This is an optimization exercise on Yosys and OpenROAD, whose aim is small area, not a production implementation. For this run, only the layout was checked, not whether the RTL still works. Power figures rest on the tool's default switching activity, not on a simulated workload.

M2 wires:
(2 px per micron)
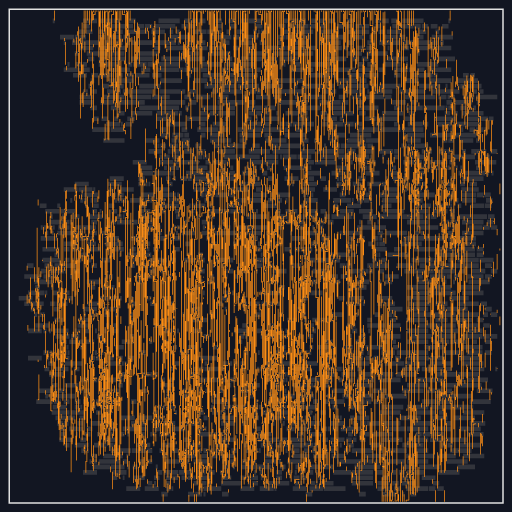
The metal 4 layer:
(1.5 px per micron) Supply wires on this layer in gray.
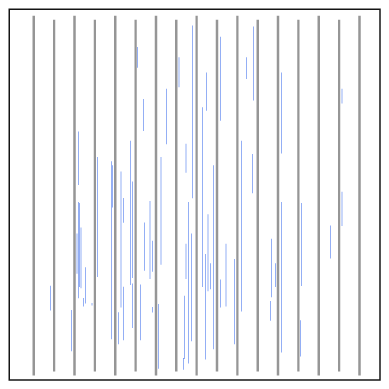
**flow/config.mk**
```make
export PLATFORM = sky130hd
export DESIGN_NAME = sdram_controller
export DESIGN_NICKNAME = sdram_controller
export VERILOG_FILES = /design/flow/design.v
export SDC_FILE = /design/flow/constraint.sdc
export NUM_CORES = 4
export LEC_CHECK = 0
export CAP_MARGIN = 20
export CORE_MARGIN = 2
export CORE_UTILIZATION = 40
export SLEW_MARGIN = 20
```
**flow/constraint.sdc**
```tcl
create_clock -name core_clock -period 10.0 [get_ports {clk}]
set_input_delay 2.0000 -clock core_clock [delete_from_list [all_inputs] [get_ports {clk}]]
set_output_delay 2.0000 -clock core_clock [all_outputs]
set_load 0.01 [all_outputs]
```
**flow/design.v**
```verilog
module sdram_controller (
        input   clk,
        input   rst,
        output  sdram_cle,
        output  sdram_cs,
        output  sdram_cas,
        output  sdram_ras,
        output  sdram_we,
        output  sdram_dqm,
        output  [1:0]  sdram_ba,
        output  [15:0] sdram_a,
        input   [31:0] sdram_dqi,
        output  [31:0] sdram_dqo,
        input   [24:0] user_addr,    
        input   rw,                  
        input   [31:0] data_in,      
        output  [31:0] data_out,     
        output  busy,                
        input   in_valid,            
        output  out_valid            
    );
    localparam tCASL            = 13'd2;        
    localparam tPRE             = 13'd2;        
    localparam tACT             = 13'd2;        
    localparam tREF             = 13'd6;        
    localparam tRef_Counter     = 10'd750;     
    wire [24:0] addr;
    wire [12:0] Mapped_RA;
    wire [1:0]  Mapped_BA;
    wire [10:0]  Mapped_CA;
    assign Mapped_RA = user_addr[24:13];
    assign Mapped_BA = user_addr[12:11];
    assign Mapped_CA = user_addr[10:0];
    assign addr = {Mapped_RA, Mapped_BA, Mapped_CA};
    localparam CMD_UNSELECTED    = 4'b1000;
    localparam CMD_NOP           = 4'b0111;
    localparam CMD_ACTIVE        = 4'b0011;
    localparam CMD_READ          = 4'b0101;
    localparam CMD_WRITE         = 4'b0100;
    localparam CMD_TERMINATE     = 4'b0110;
    localparam CMD_PRECHARGE     = 4'b0010;
    localparam CMD_REFRESH       = 4'b0001;
    localparam CMD_LOAD_MODE_REG = 4'b0000;
    localparam STATE_SIZE = 4;
    localparam INIT = 4'd0,
               WAIT = 4'd1,
               PRECHARGE_INIT = 4'd2,
               REFRESH_INIT_1 = 4'd3,
               REFRESH_INIT_2 = 4'd4,
               LOAD_MODE_REG = 4'd5,
               IDLE = 4'd6,
               REFRESH = 4'd7,
               ACTIVATE = 4'd8,
               READ = 4'd9,
               READ_RES = 4'd10,
               WRITE = 4'd11,
               PRECHARGE = 4'd12;
    reg cle_d, cle_q;
    reg dqm_q, dqm_d;
    reg [3:0] cmd_d, cmd_q;
    reg [1:0] ba_d, ba_q;
    reg [15:0] a_d, a_q;
    reg [31:0] dq_d, dq_q;
    reg [31:0] dqi_d, dqi_q;
    reg dq_en_d, dq_en_q;
    assign sdram_cle = cle_q;
    assign sdram_cs = cmd_q[3];
    assign sdram_ras = cmd_q[2];
    assign sdram_cas = cmd_q[1];
    assign sdram_we = cmd_q[0];
    assign sdram_dqm = dqm_q;
    assign sdram_ba = ba_q;
    assign sdram_a = a_q;
    assign sdram_dqo = dq_en_q ? dq_q : 32'h00000000;
    reg [STATE_SIZE-1:0] state_d, state_q;
    reg [STATE_SIZE-1:0] next_state_d, next_state_q;
    reg [24:0] addr_d, addr_q;
    reg [31:0] data_d, data_q;
    reg out_valid_d, out_valid_q;
    reg [15:0] delay_ctr_d, delay_ctr_q;
    reg [9:0] refresh_ctr_d, refresh_ctr_q;
    reg refresh_flag_d, refresh_flag_q;
    reg ready_d, ready_q;
    reg saved_rw_d, saved_rw_q;
    reg [24:0] saved_addr_d, saved_addr_q;
    reg [31:0] saved_data_d, saved_data_q;
    reg rw_op_d, rw_op_q;
    wire ack_o;
    reg ack_t_d, ack_t_q, ack_d;
    reg [4:0] ack_cnt_d, ack_cnt_q;
    reg [24:0] addr_tab_d0, addr_tab_q0;
    reg [24:0] addr_tab_d1, addr_tab_q1;
    reg [24:0] addr_tab_d2, addr_tab_q2;
    reg [24:0] addr_tab_d3, addr_tab_q3;
    reg [24:0] addr_tab_d4, addr_tab_q4;
    reg [24:0] addr_tab_d5, addr_tab_q5;
    reg [24:0] addr_tab_d6, addr_tab_q6;
    reg [24:0] addr_tab_d7, addr_tab_q7;
    reg [31:0] data_tab_d0, data_tab_q0;
    reg [31:0] data_tab_d1, data_tab_q1;
    reg [31:0] data_tab_d2, data_tab_q2;
    reg [31:0] data_tab_d3, data_tab_q3;
    reg [31:0] data_tab_d4, data_tab_q4;
    reg [31:0] data_tab_d5, data_tab_q5;
    reg [31:0] data_tab_d6, data_tab_q6;
    reg [31:0] data_tab_d7, data_tab_q7;
    reg [31:0] data_burst_d;
    reg [7:0]  hit_map_d, hit_map_q;
    reg        burst_on_d, burst_on_q;
    reg        v_d, v_q;
    reg [3:0] row_open_d, row_open_q, row_open_q1, row_open_q2, row_open_q3, row_open_q4, row_open_qr;
    reg [12:0] row_addr_d[3:0], row_addr_q[3:0];
    reg [2:0] precharge_bank_d, precharge_bank_q;
    integer i;
    wire [12:0] row_addr_q0, row_addr_q1, row_addr_q2, row_addr_q3;
    assign row_addr_q0 = row_addr_q[0];
    assign row_addr_q1 = row_addr_q[1];
    assign row_addr_q2 = row_addr_q[2];
    assign row_addr_q3 = row_addr_q[3];
    assign data_out = data_burst_d; 
    assign busy = !ready_q;
    assign out_valid = out_valid_q | ack_o | v_q; 
    assign ack_o = ack_d; 
    always@(*)begin
      	addr_tab_d0 = addr_tab_q0;
      	addr_tab_d1 = addr_tab_q1;
      	addr_tab_d2 = addr_tab_q2;
      	addr_tab_d3 = addr_tab_q3;
      	addr_tab_d4 = addr_tab_q4;
      	addr_tab_d5 = addr_tab_q5;
      	addr_tab_d6 = addr_tab_q6;
      	addr_tab_d7 = addr_tab_q7;
     	data_tab_d0 = data_tab_q0;
      	data_tab_d1 = data_tab_q1;
      	data_tab_d2 = data_tab_q2;
      	data_tab_d3 = data_tab_q3;
      	data_tab_d4 = data_tab_q4;
      	data_tab_d5 = data_tab_q5;
      	data_tab_d6 = data_tab_q6;
      	data_tab_d7 = data_tab_q7;
        hit_map_d   = hit_map_q;
      	if(ack_cnt_q==5'd8)begin
            addr_tab_d0 = user_addr;
            addr_tab_d1 = user_addr + 4;
            addr_tab_d2 = user_addr + 8;
            addr_tab_d3 = user_addr + 12;
            addr_tab_d4 = user_addr + 16;
            addr_tab_d5 = user_addr + 20;
            addr_tab_d6 = user_addr + 24;
            addr_tab_d7 = user_addr + 28;
      	end
      	if(ack_cnt_d>5'd0)begin
            data_tab_d0 = dqi_q;
            data_tab_d1 = data_tab_q0;
            data_tab_d2 = data_tab_q1;
            data_tab_d3 = data_tab_q2;
            data_tab_d4 = data_tab_q3;
            data_tab_d5 = data_tab_q4;
            data_tab_d6 = data_tab_q5;
            data_tab_d7 = data_tab_q6;
      	end
        hit_map_d[0] = (ack_cnt_q==5'd8&&addr_tab_d0==user_addr)?1'b1:(ack_cnt_q==5'd0)?1'b0:hit_map_q[0];
        hit_map_d[1] = (ack_cnt_q==5'd7&&addr_tab_d1==user_addr)?1'b1:(ack_cnt_q==5'd0)?1'b0:hit_map_q[1];
        hit_map_d[2] = (ack_cnt_q==5'd6&&addr_tab_d2==user_addr)?1'b1:(ack_cnt_q==5'd0)?1'b0:hit_map_q[2];
        hit_map_d[3] = (ack_cnt_q==5'd5&&addr_tab_d3==user_addr)?1'b1:(ack_cnt_q==5'd0)?1'b0:hit_map_q[3];
        hit_map_d[4] = (ack_cnt_q==5'd4&&addr_tab_d4==user_addr)?1'b1:(ack_cnt_q==5'd0)?1'b0:hit_map_q[4];
        hit_map_d[5] = (ack_cnt_q==5'd3&&addr_tab_d5==user_addr)?1'b1:(ack_cnt_q==5'd0)?1'b0:hit_map_q[5];
        hit_map_d[6] = (ack_cnt_q==5'd2&&addr_tab_d6==user_addr)?1'b1:(ack_cnt_q==5'd0)?1'b0:hit_map_q[6];
        hit_map_d[7] = (ack_cnt_q==5'd1&&addr_tab_d7==user_addr)?1'b1:(ack_cnt_q==5'd0)?1'b0:hit_map_q[7];
        v_d = (ack_cnt_q==5'd1)?1'b1:1'b0;
        case(ack_cnt_q)
            5'd8 :ack_d = hit_map_d[0];
            5'd7 :ack_d = hit_map_d[1];
            5'd6 :ack_d = hit_map_d[2];
            5'd5 :ack_d = hit_map_d[3];
            5'd4 :ack_d = hit_map_d[4];
            5'd3 :ack_d = hit_map_d[5];
            5'd2 :ack_d = hit_map_d[6];
            5'd1 :ack_d = hit_map_d[7];
            default:ack_d = 1'b0;
        endcase
        case(ack_cnt_q)
            5'd8 :data_burst_d = data_tab_q0;
            5'd7 :data_burst_d = data_tab_q0;
            5'd6 :data_burst_d = data_tab_q0;
            5'd5 :data_burst_d = data_tab_q0;
            5'd4 :data_burst_d = data_tab_q0;
            5'd3 :data_burst_d = data_tab_q0;
            5'd2 :data_burst_d = data_tab_q0;
            5'd1 :data_burst_d = data_tab_q0;
            5'd0 :data_burst_d = 32'd0;
            default:data_burst_d = 32'd0;
        endcase
        burst_on_d = burst_on_q;
        if(state_q==READ_RES) burst_on_d = 1'b1;
        else if(state_q==IDLE) burst_on_d = 1'b0;
    end
    always@(posedge clk)begin
    	if(rst)begin
        	addr_tab_q0 <= 23'd0;
        	addr_tab_q1 <= 23'd0;
        	addr_tab_q2 <= 23'd0;
        	addr_tab_q3 <= 23'd0;
        	addr_tab_q4 <= 23'd0;
        	addr_tab_q5 <= 23'd0;
        	addr_tab_q6 <= 23'd0;
        	addr_tab_q7 <= 23'd0;
        	data_tab_q0 <= 32'd0;
        	data_tab_q1 <= 32'd0;
        	data_tab_q2 <= 32'd0;
        	data_tab_q3 <= 32'd0;
        	data_tab_q4 <= 32'd0;
        	data_tab_q5 <= 32'd0;
        	data_tab_q6 <= 32'd0;
        	data_tab_q7 <= 32'd0;
          	burst_on_q  <= 1'b0;
          	hit_map_q   <= 8'd0;
    	end else begin
          addr_tab_q0 <= addr_tab_d0;
        	addr_tab_q1 <= addr_tab_d1;
        	addr_tab_q2 <= addr_tab_d2;
        	addr_tab_q3 <= addr_tab_d3;
        	addr_tab_q4 <= addr_tab_d4;
        	addr_tab_q5 <= addr_tab_d5;
        	addr_tab_q6 <= addr_tab_d6;
        	addr_tab_q7 <= addr_tab_d7;
        	data_tab_q0 <= data_tab_d0;
        	data_tab_q1 <= data_tab_d1;
        	data_tab_q2 <= data_tab_d2;
        	data_tab_q3 <= data_tab_d3;
        	data_tab_q4 <= data_tab_d4;
        	data_tab_q5 <= data_tab_d5;
        	data_tab_q6 <= data_tab_d6;
        	data_tab_q7 <= data_tab_d7;
          	burst_on_q  <= burst_on_d;
          	hit_map_q   <= hit_map_d;
    	end
    end
    always@(*)begin
    	ack_t_d = out_valid_d;
    	if(out_valid_d) ack_cnt_d = 5'd8;
    	else if(ack_cnt_q>0) ack_cnt_d = ack_cnt_q - 1'b1;
    	else ack_cnt_d = ack_cnt_q;
    end
    always@(posedge clk)begin
    	if(rst)begin
    		ack_t_q   <= 1'b0;
    		ack_cnt_q <= 5'd0;
    	end else begin
    		ack_t_q <= ack_t_d;
    		ack_cnt_q <= ack_cnt_d;
    	end
    end
    always @* begin
        dq_d = dq_q;
        dqi_d = sdram_dqi;
        dq_en_d = 1'b0;  
        cle_d = cle_q;
        cmd_d = CMD_NOP;  
        dqm_d = 1'b0;
        ba_d = 2'd0;
        a_d = 16'd0;
        state_d = state_q;
        next_state_d = next_state_q;
        delay_ctr_d = delay_ctr_q;
        addr_d = addr_q;
        data_d = data_q;
        out_valid_d = 1'b0;
        precharge_bank_d = precharge_bank_q;
        rw_op_d = rw_op_q;
        row_open_d = row_open_q;
        for (i = 0; i < 4; i = i + 1)
            row_addr_d[i] = row_addr_q[i];
        refresh_flag_d = refresh_flag_q;
        refresh_ctr_d = refresh_ctr_q + 1'b1;
        if (refresh_ctr_q > tRef_Counter) begin
            refresh_ctr_d = 10'd0;
            refresh_flag_d = 1'b1;
        end
        saved_rw_d = saved_rw_q;
        saved_data_d = saved_data_q;
        saved_addr_d = saved_addr_q;
        ready_d = ready_q;
        if (ready_q && in_valid && !(|hit_map_q)) begin
            ready_d = 1'b0;
        end 
	if ((ready_q && in_valid && !out_valid_q) || ack_o) begin
            saved_rw_d = rw;
            saved_data_d = data_in;
            saved_addr_d = addr;
        end 
        case (state_q)
            INIT: begin
                row_open_d = 4'b0;
                out_valid_d = 1'b0;
                a_d = {3'd0, 3'b000, 1'b0, 2'b00, 3'b010, 1'b0, 3'b010};  
                ba_d = 2'b0;
                cle_d = 1'b1;
                state_d = WAIT;
                delay_ctr_d = 16'd0;
                next_state_d = IDLE;
                refresh_flag_d = 1'b0;
                refresh_ctr_d = 10'b1;
                ready_d = 1'b1;
                dq_en_d = 1'b0;
            end
            WAIT: begin
                delay_ctr_d = delay_ctr_q - 1'b1;
                if (delay_ctr_q == 13'd0) begin
                    state_d = next_state_q;
                end
                if(next_state_q==READ_RES) ready_d = 1'b1;
            end
            IDLE: begin
                if (refresh_flag_q) begin  
                    state_d = PRECHARGE;
                    next_state_d = REFRESH;
                    precharge_bank_d = 3'b100;  
                    refresh_flag_d = 1'b0;  
                end else if (!ready_q) begin  
                    ready_d = 1'b1;  
                    rw_op_d = saved_rw_q;  
                    addr_d = saved_addr_q;
                    if (saved_rw_q)  
                        data_d = saved_data_q;
                    if (row_open_q[saved_addr_q[12:11]]) begin
                        if (row_addr_q[saved_addr_q[12:11]] == saved_addr_q[24:13]) begin
                            if (saved_rw_q)
                                state_d = WRITE;
                            else
                                state_d = READ;
                        end else begin
                            state_d = PRECHARGE;  
                            precharge_bank_d = {1'b0, saved_addr_q[12:11]};
                            next_state_d = ACTIVATE;  
                        end
                    end else begin
                        state_d = ACTIVATE;  
                    end
                end
            end
            REFRESH: begin
                cmd_d = CMD_REFRESH;
                state_d = WAIT;
                delay_ctr_d = tREF;
                next_state_d = IDLE;
            end
            ACTIVATE: begin
                cmd_d = CMD_ACTIVE;
                a_d = addr_q[24:13];
                ba_d = addr_q[12:11];
                delay_ctr_d = tACT;
                state_d = WAIT;
                if (rw_op_q)
                    next_state_d = WRITE;
                else
                    next_state_d = READ;
                row_open_d[addr_q[12:11]] = 1'b1;  
                row_addr_d[addr_q[12:11]] = addr_q[24:13];
            end
            READ: begin
                cmd_d = CMD_READ;
                a_d = {3'd0, addr_q[10:0], 2'b00};
                ba_d = addr_q[12:11];
                state_d = WAIT;
                delay_ctr_d = tCASL; 
                next_state_d = READ_RES;
            end
            READ_RES: begin
                data_d = dqi_q;  
                out_valid_d = 1'b1;
                delay_ctr_d = tCASL*5; 
                state_d = WAIT;
                next_state_d = IDLE;
            end
            WRITE: begin
                cmd_d = CMD_WRITE;
                dq_d = data_q;
                dq_en_d = 1'b1;  
                a_d = {3'd0, addr_q[10:0], 2'b00};
                ba_d = addr_q[12:11];
                state_d = IDLE;
            end
            PRECHARGE: begin
                cmd_d = CMD_PRECHARGE;
                a_d[13] = precharge_bank_q[2];  
                ba_d = precharge_bank_q[1:0];
                state_d = WAIT;
                delay_ctr_d = tPRE;
                if (precharge_bank_q[2]) begin
                    row_open_d = 4'b0000;  
                end else begin
                    row_open_d[precharge_bank_q[1:0]] = 1'b0;  
                end
            end
            default: state_d = INIT;
        endcase
    end
    always @(posedge clk) begin
        if(rst) begin
            cle_q <= 1'b0;
            dq_en_q <= 1'b0;
            state_q <= INIT;
            ready_q <= 1'b0;
        end else begin
            cle_q <= cle_d;
            dq_en_q <= dq_en_d;
            state_q <= state_d;
            ready_q <= ready_d;
        end
        saved_rw_q <= saved_rw_d;
        saved_data_q <= saved_data_d;
        saved_addr_q <= saved_addr_d;
        cmd_q <= cmd_d;
        dqm_q <= dqm_d;
        ba_q <= ba_d;
        a_q <= a_d;
        dq_q <= dq_d;
        dqi_q <= dqi_d;
	v_q <= v_d;
        next_state_q <= next_state_d;
        refresh_flag_q <= refresh_flag_d;
        refresh_ctr_q <= refresh_ctr_d;
        data_q <= data_d;
        addr_q <= addr_d;
        out_valid_q <= out_valid_d;
        row_open_q <= row_open_d;
        row_open_q1 <= row_open_q;
        row_open_q2 <= row_open_q1;
        row_open_q3 <= row_open_q2;
        row_open_q4 <= row_open_q3;
        row_open_qr <= row_open_q4;
        for (i = 0; i < 4; i = i + 1)
            row_addr_q[i] <= row_addr_d[i];
        precharge_bank_q <= precharge_bank_d;
        rw_op_q <= rw_op_d;
        delay_ctr_q <= delay_ctr_d;
    end
endmodule
```
**flow/run.sh**
```bash
#!/bin/bash
# synth_recipe.tcl (not shown) runs the flow's synth.tcl, then flattens the netlist and writes it again
# the make line also repeats each setting of config.mk as NAME=value (left out here)
make -C /OpenROAD-flow-scripts/flow DESIGN_CONFIG=/design/flow/config.mk WORK_HOME=/design/flow/orfs CLKGATE_MAP_FILE= SYNTH_SCRIPT=/design/flow/synth_recipe.tcl finish
```
==> impl_metrics.tcl <==
set metrics [dict create \
    gp_congestion 0.955 \
    ff2ff_path_depth 12 \
    syn-cell-area_sq_um 23500 \
    postRouteAntennaNets 0 \
    fin_ws_ns 1.37 \
    period_share 0.863 \
    viasPerCell 5.62 \
    clkSinkCount 514 \
    synth_edf_count 223 \
    syn_inst 2274 \
    synth_area_leader_cell "edfxtp_1" \
    fin_skew_ns 0.0208 \
    cts_root_buf "clkbuf_16" \
    finalSetupViolations 0 \
    die_area_sq_um 60600 \
    grt_first_pass_wirelength_mm 117 \
    ys_top_cells_by_area "edfxtp_1 29%, dfxtp_1 25%, xnor2_1 7.8%" \
    async_flop_share 0 \
    place_ws_ns 1.40 \
    htreeDepth 2 \
    yosys_warnings 3 \
    diodes 0 \
    worst_pin_slew_ns 1.05 \
    power.leakage_uw 0.00933 \
    nets 2509 \
    crit_path_end_kind "output port" \
    synth_common_cells "294 x nor2_1, 291 x dfxtp_1, 223 x edfxtp_1, 208 x xnor2_1, 152 x nand2_1" \
    antenna_found_initial 0 \
    start_util 0.406 \
    crit_path_start "user_addr[3]" \
    yosys_register_bits 514 \
    cts.repair.resized 0 \
    grt_pass1_vias 17800 \
    drt_iter0_markers 1640 \
    clock.fmax_mhz 116 \
    grt_overflow 0 \
    r2r_setup_slack_ns 4.69 \
    required_ns 8.00 \
    critPathArrivalTime_ns 6.63 \
    worst_hold_path_type "register to register" \
    die_height_microns 246 \
    drc 0 \
    cp_max_fo 18 \
    grt_usage 0.261 \
    drv_slew 0 \
    rsz0062_at_grt "false" \
    synthDistinctLibCells 79 \
    insertion_delay_ns 0.63 \
    fin_crit_ns 8.63 \
    final_util 0.483 \
    worstReg2RegEnd "saved_addr_q[23]" \
    cts-buffers-inserted 56 \
    max_slew_margin 0.299 \
    top_level_ports 183 \
    die_w_microns 246 \
    hpwl_mm 55.7 \
    wl_per_cell_microns 24.9 \
    p_per_area_nw_per_um2 247 \
    stdcell_area_sq_um 27900 \
    startpoint_type "input port" \
    clkTransAtPathRegs_ns 0.06 \
    dpl-instance-area_sq_um 26000 \
    synth.top_cell.area_share 0.286 \
    numPortBuffers 178 \
    clockBufferDepth 3 \
    avgSynthCellArea_sq_um 10.3 \
    cts_tree "done" \
    cp-endpoint "out_valid" \
    path_class "input port to output port" \
    ys_seq_area_frac 0.534 \
    ctsHoldBuffers 0 \
    synth.most_common_cell "nor2_1" \
    first_pass_iters 8 \
    max-cap-violations 0 \
    ir_worst_vdd_mv 0.171 \
    ys.flop_type "dfxtp_1" \
    grt_start_max_net_pins 189 \
    drive_above_1_share 0.0899 \
    coreArea_sq_um 57800 \
    status "no timing/DRC/antenna violations" \
    hold_viol 0 \
    areaGrowthSynthToFinish_pct 19.0 \
    rows 88 \
    fin_setup_tns_ns 0 \
    reg2reg_from "ack_cnt_q[0]" \
    postCtsSetupBuffers 0 \
]
About 'M2 wires':
- nets with wire on the layer: 2118
- main direction: vertical
- share of all routed wire: 47%
- wire length on this layer: 37.6 mm
Vias: 18100
met2 Use GR: 0.422
WL final: 79.9 mm

About 'the metal 4 layer':
- longest straight run: 122 microns
- main direction: vertical
- share of all routed wire: 3.4%

## final cells by class
type / count / area [sq um]
clock inverter: 26 / 300
timing repair buffer: 236 / 2240
sequential: 514 / 12500
fill: 5358 / 29900
inverter: 51 / 191
multi-input combinational: 1540 / 10100
clock buffer: 80 / 1590
tap: 765 / 957
## worst max-delay path: stages
cell,delay [ns]
clkdlybuf4s50_1,0.46
buf_4,0.28
clkinv_1,0.53
ha_1,0.42
a21oi_1,0.65
or4_1,0.22
a221oi_1,0.07
or4_1,0.63
o31ai_1,0.40
nand2_1,0.16
nand4_1,0.19
clkdlybuf4s50_1,0.60
## cells by family (layout without fill, tap and decap cells)
group / after synthesis / in the layout / synth area share
AND/OR/NAND/NOR: 764 / 764 / 0.155
multiplexers: 78 / 78 / 0.0420
other: 1 / 4 / 0.000160
flip-flops: 514 / 514 / 0.534
XOR/XNOR: 274 / 274 / 0.102
buffers and inverters: 223 / 393 / 0.0391
AO/OA/AOI/OAI: 403 / 403 / 0.119
adder cells (fa/ha/maj): 17 / 17 / 0.00907
## how the worst min path moves through the flow
stage / startpoint / to / slack, ns / cells past startpoint
after floorplan: saved_addr_q[0] / addr_q[0] / 0.40 / 0
after global placement: data_q[18] / dq_q[18] / 0.40 / 0
after detailed placement: data_q[30] / dq_q[30] / 0.40 / 0
after CTS: data_q[0] / dq_q[0] / 0.41 / 0
after global routing: data_q[0] / dq_q[0] / 0.42 / 0
final: data_q[30] / dq_q[30] / 0.42 / 0
## flip-flops by register name, indices dropped and copies added, names as in the netlist, 10 cells and up
signal / cells
saved_addr_q: 25
addr_q: 25
dqi_q: 32
addr_tab_q2: 25
dq_q: 32
saved_data_q: 32
delay_ctr_q: 16
addr_tab_q5: 25
sdram_a: 14
row_addr_q1: 12
addr_tab_q1: 25
addr_tab_q6: 25
data_tab_q0: 32
row_addr_q0: 12
data_q: 32
addr_tab_q4: 25
addr_tab_q3: 25
addr_tab_q7: 25
row_addr_q3: 12
row_addr_q2: 12
refresh_ctr_q: 10
## through the flow
step,total power [uW],hold WS (ns),instances
after global routing,7240,0.416,3212
after global placement,4780,0.401,3106
final,6900,0.418,3212
after detailed placement,4810,0.405,3106
after CTS,6940,0.409,3212
after floorplan,4090,0.400,2277
## cell usage in the layout (no fill, tap or decap), drive strengths merged, types with 9 or more instances in the layout
cell,count
nor4,31
inv,49
xnor2,208
a31oi,9
o21ai,39
clkinv,19
mux4,13
edfxtp,223
mux2,32
nor3,61
xor2,66
or2,11
nand2b,26
and2,67
a22o,13
a211oi,124
or3,13
buf,59
nand3,23
nand4,42
dfxtp,291
o2111ai,14
a21oi,108
ha,17
nor2,294
nand2,152
mux2i,33
clkbuf,80
nor2b,9
clkdlybuf4s50,177
o22ai,12
and3,9
## report_power, final
part | internal (uW) | total (uW) | switching (uW)
Combinational | 780 | 1920 | 1140
Sequential | 2580 | 2850 | 270
Clock | 1240 | 2120 | 881
## metal layers
layer | global-route usage | up-vias | routed length, microns
met5 | 0 | - | 0
met4 | 0.0909 | 0 | 2740
met3 | 0.0346 | 141 | 4980
met2 | 0.422 | 661 | 37600
met1 | 0.358 | 8915 | 34600
li1 | - | 8340 | -

re-timing with driven ports:
Ports are ideal in the flow. The routed layout listed here was re-timed in OpenROAD. Step 1 assumes that a clkbuf_16 drives the clock port and a buf_2 every other input. Step 2 moves the port delays by t, midway between the first and last clock arrival at a register: inputs arrive t later, outputs are due t later. That takes back most of the time a late clock gives input paths. a / b / c = ideal ports / drivers / drivers and shift; a / b = the first two.
t, ns: 0.681
setup slack, ns: 1.371 / 1.346 / 1.346
slew at the worst register clock pin (ns): 0.06 / 0.06
worst data-port slew with drivers (ns): 0.08
After both steps this run still meets setup and hold. The setup slack of this run moves by -0.025 ns with the drivers and by -0.025 ns with both steps.
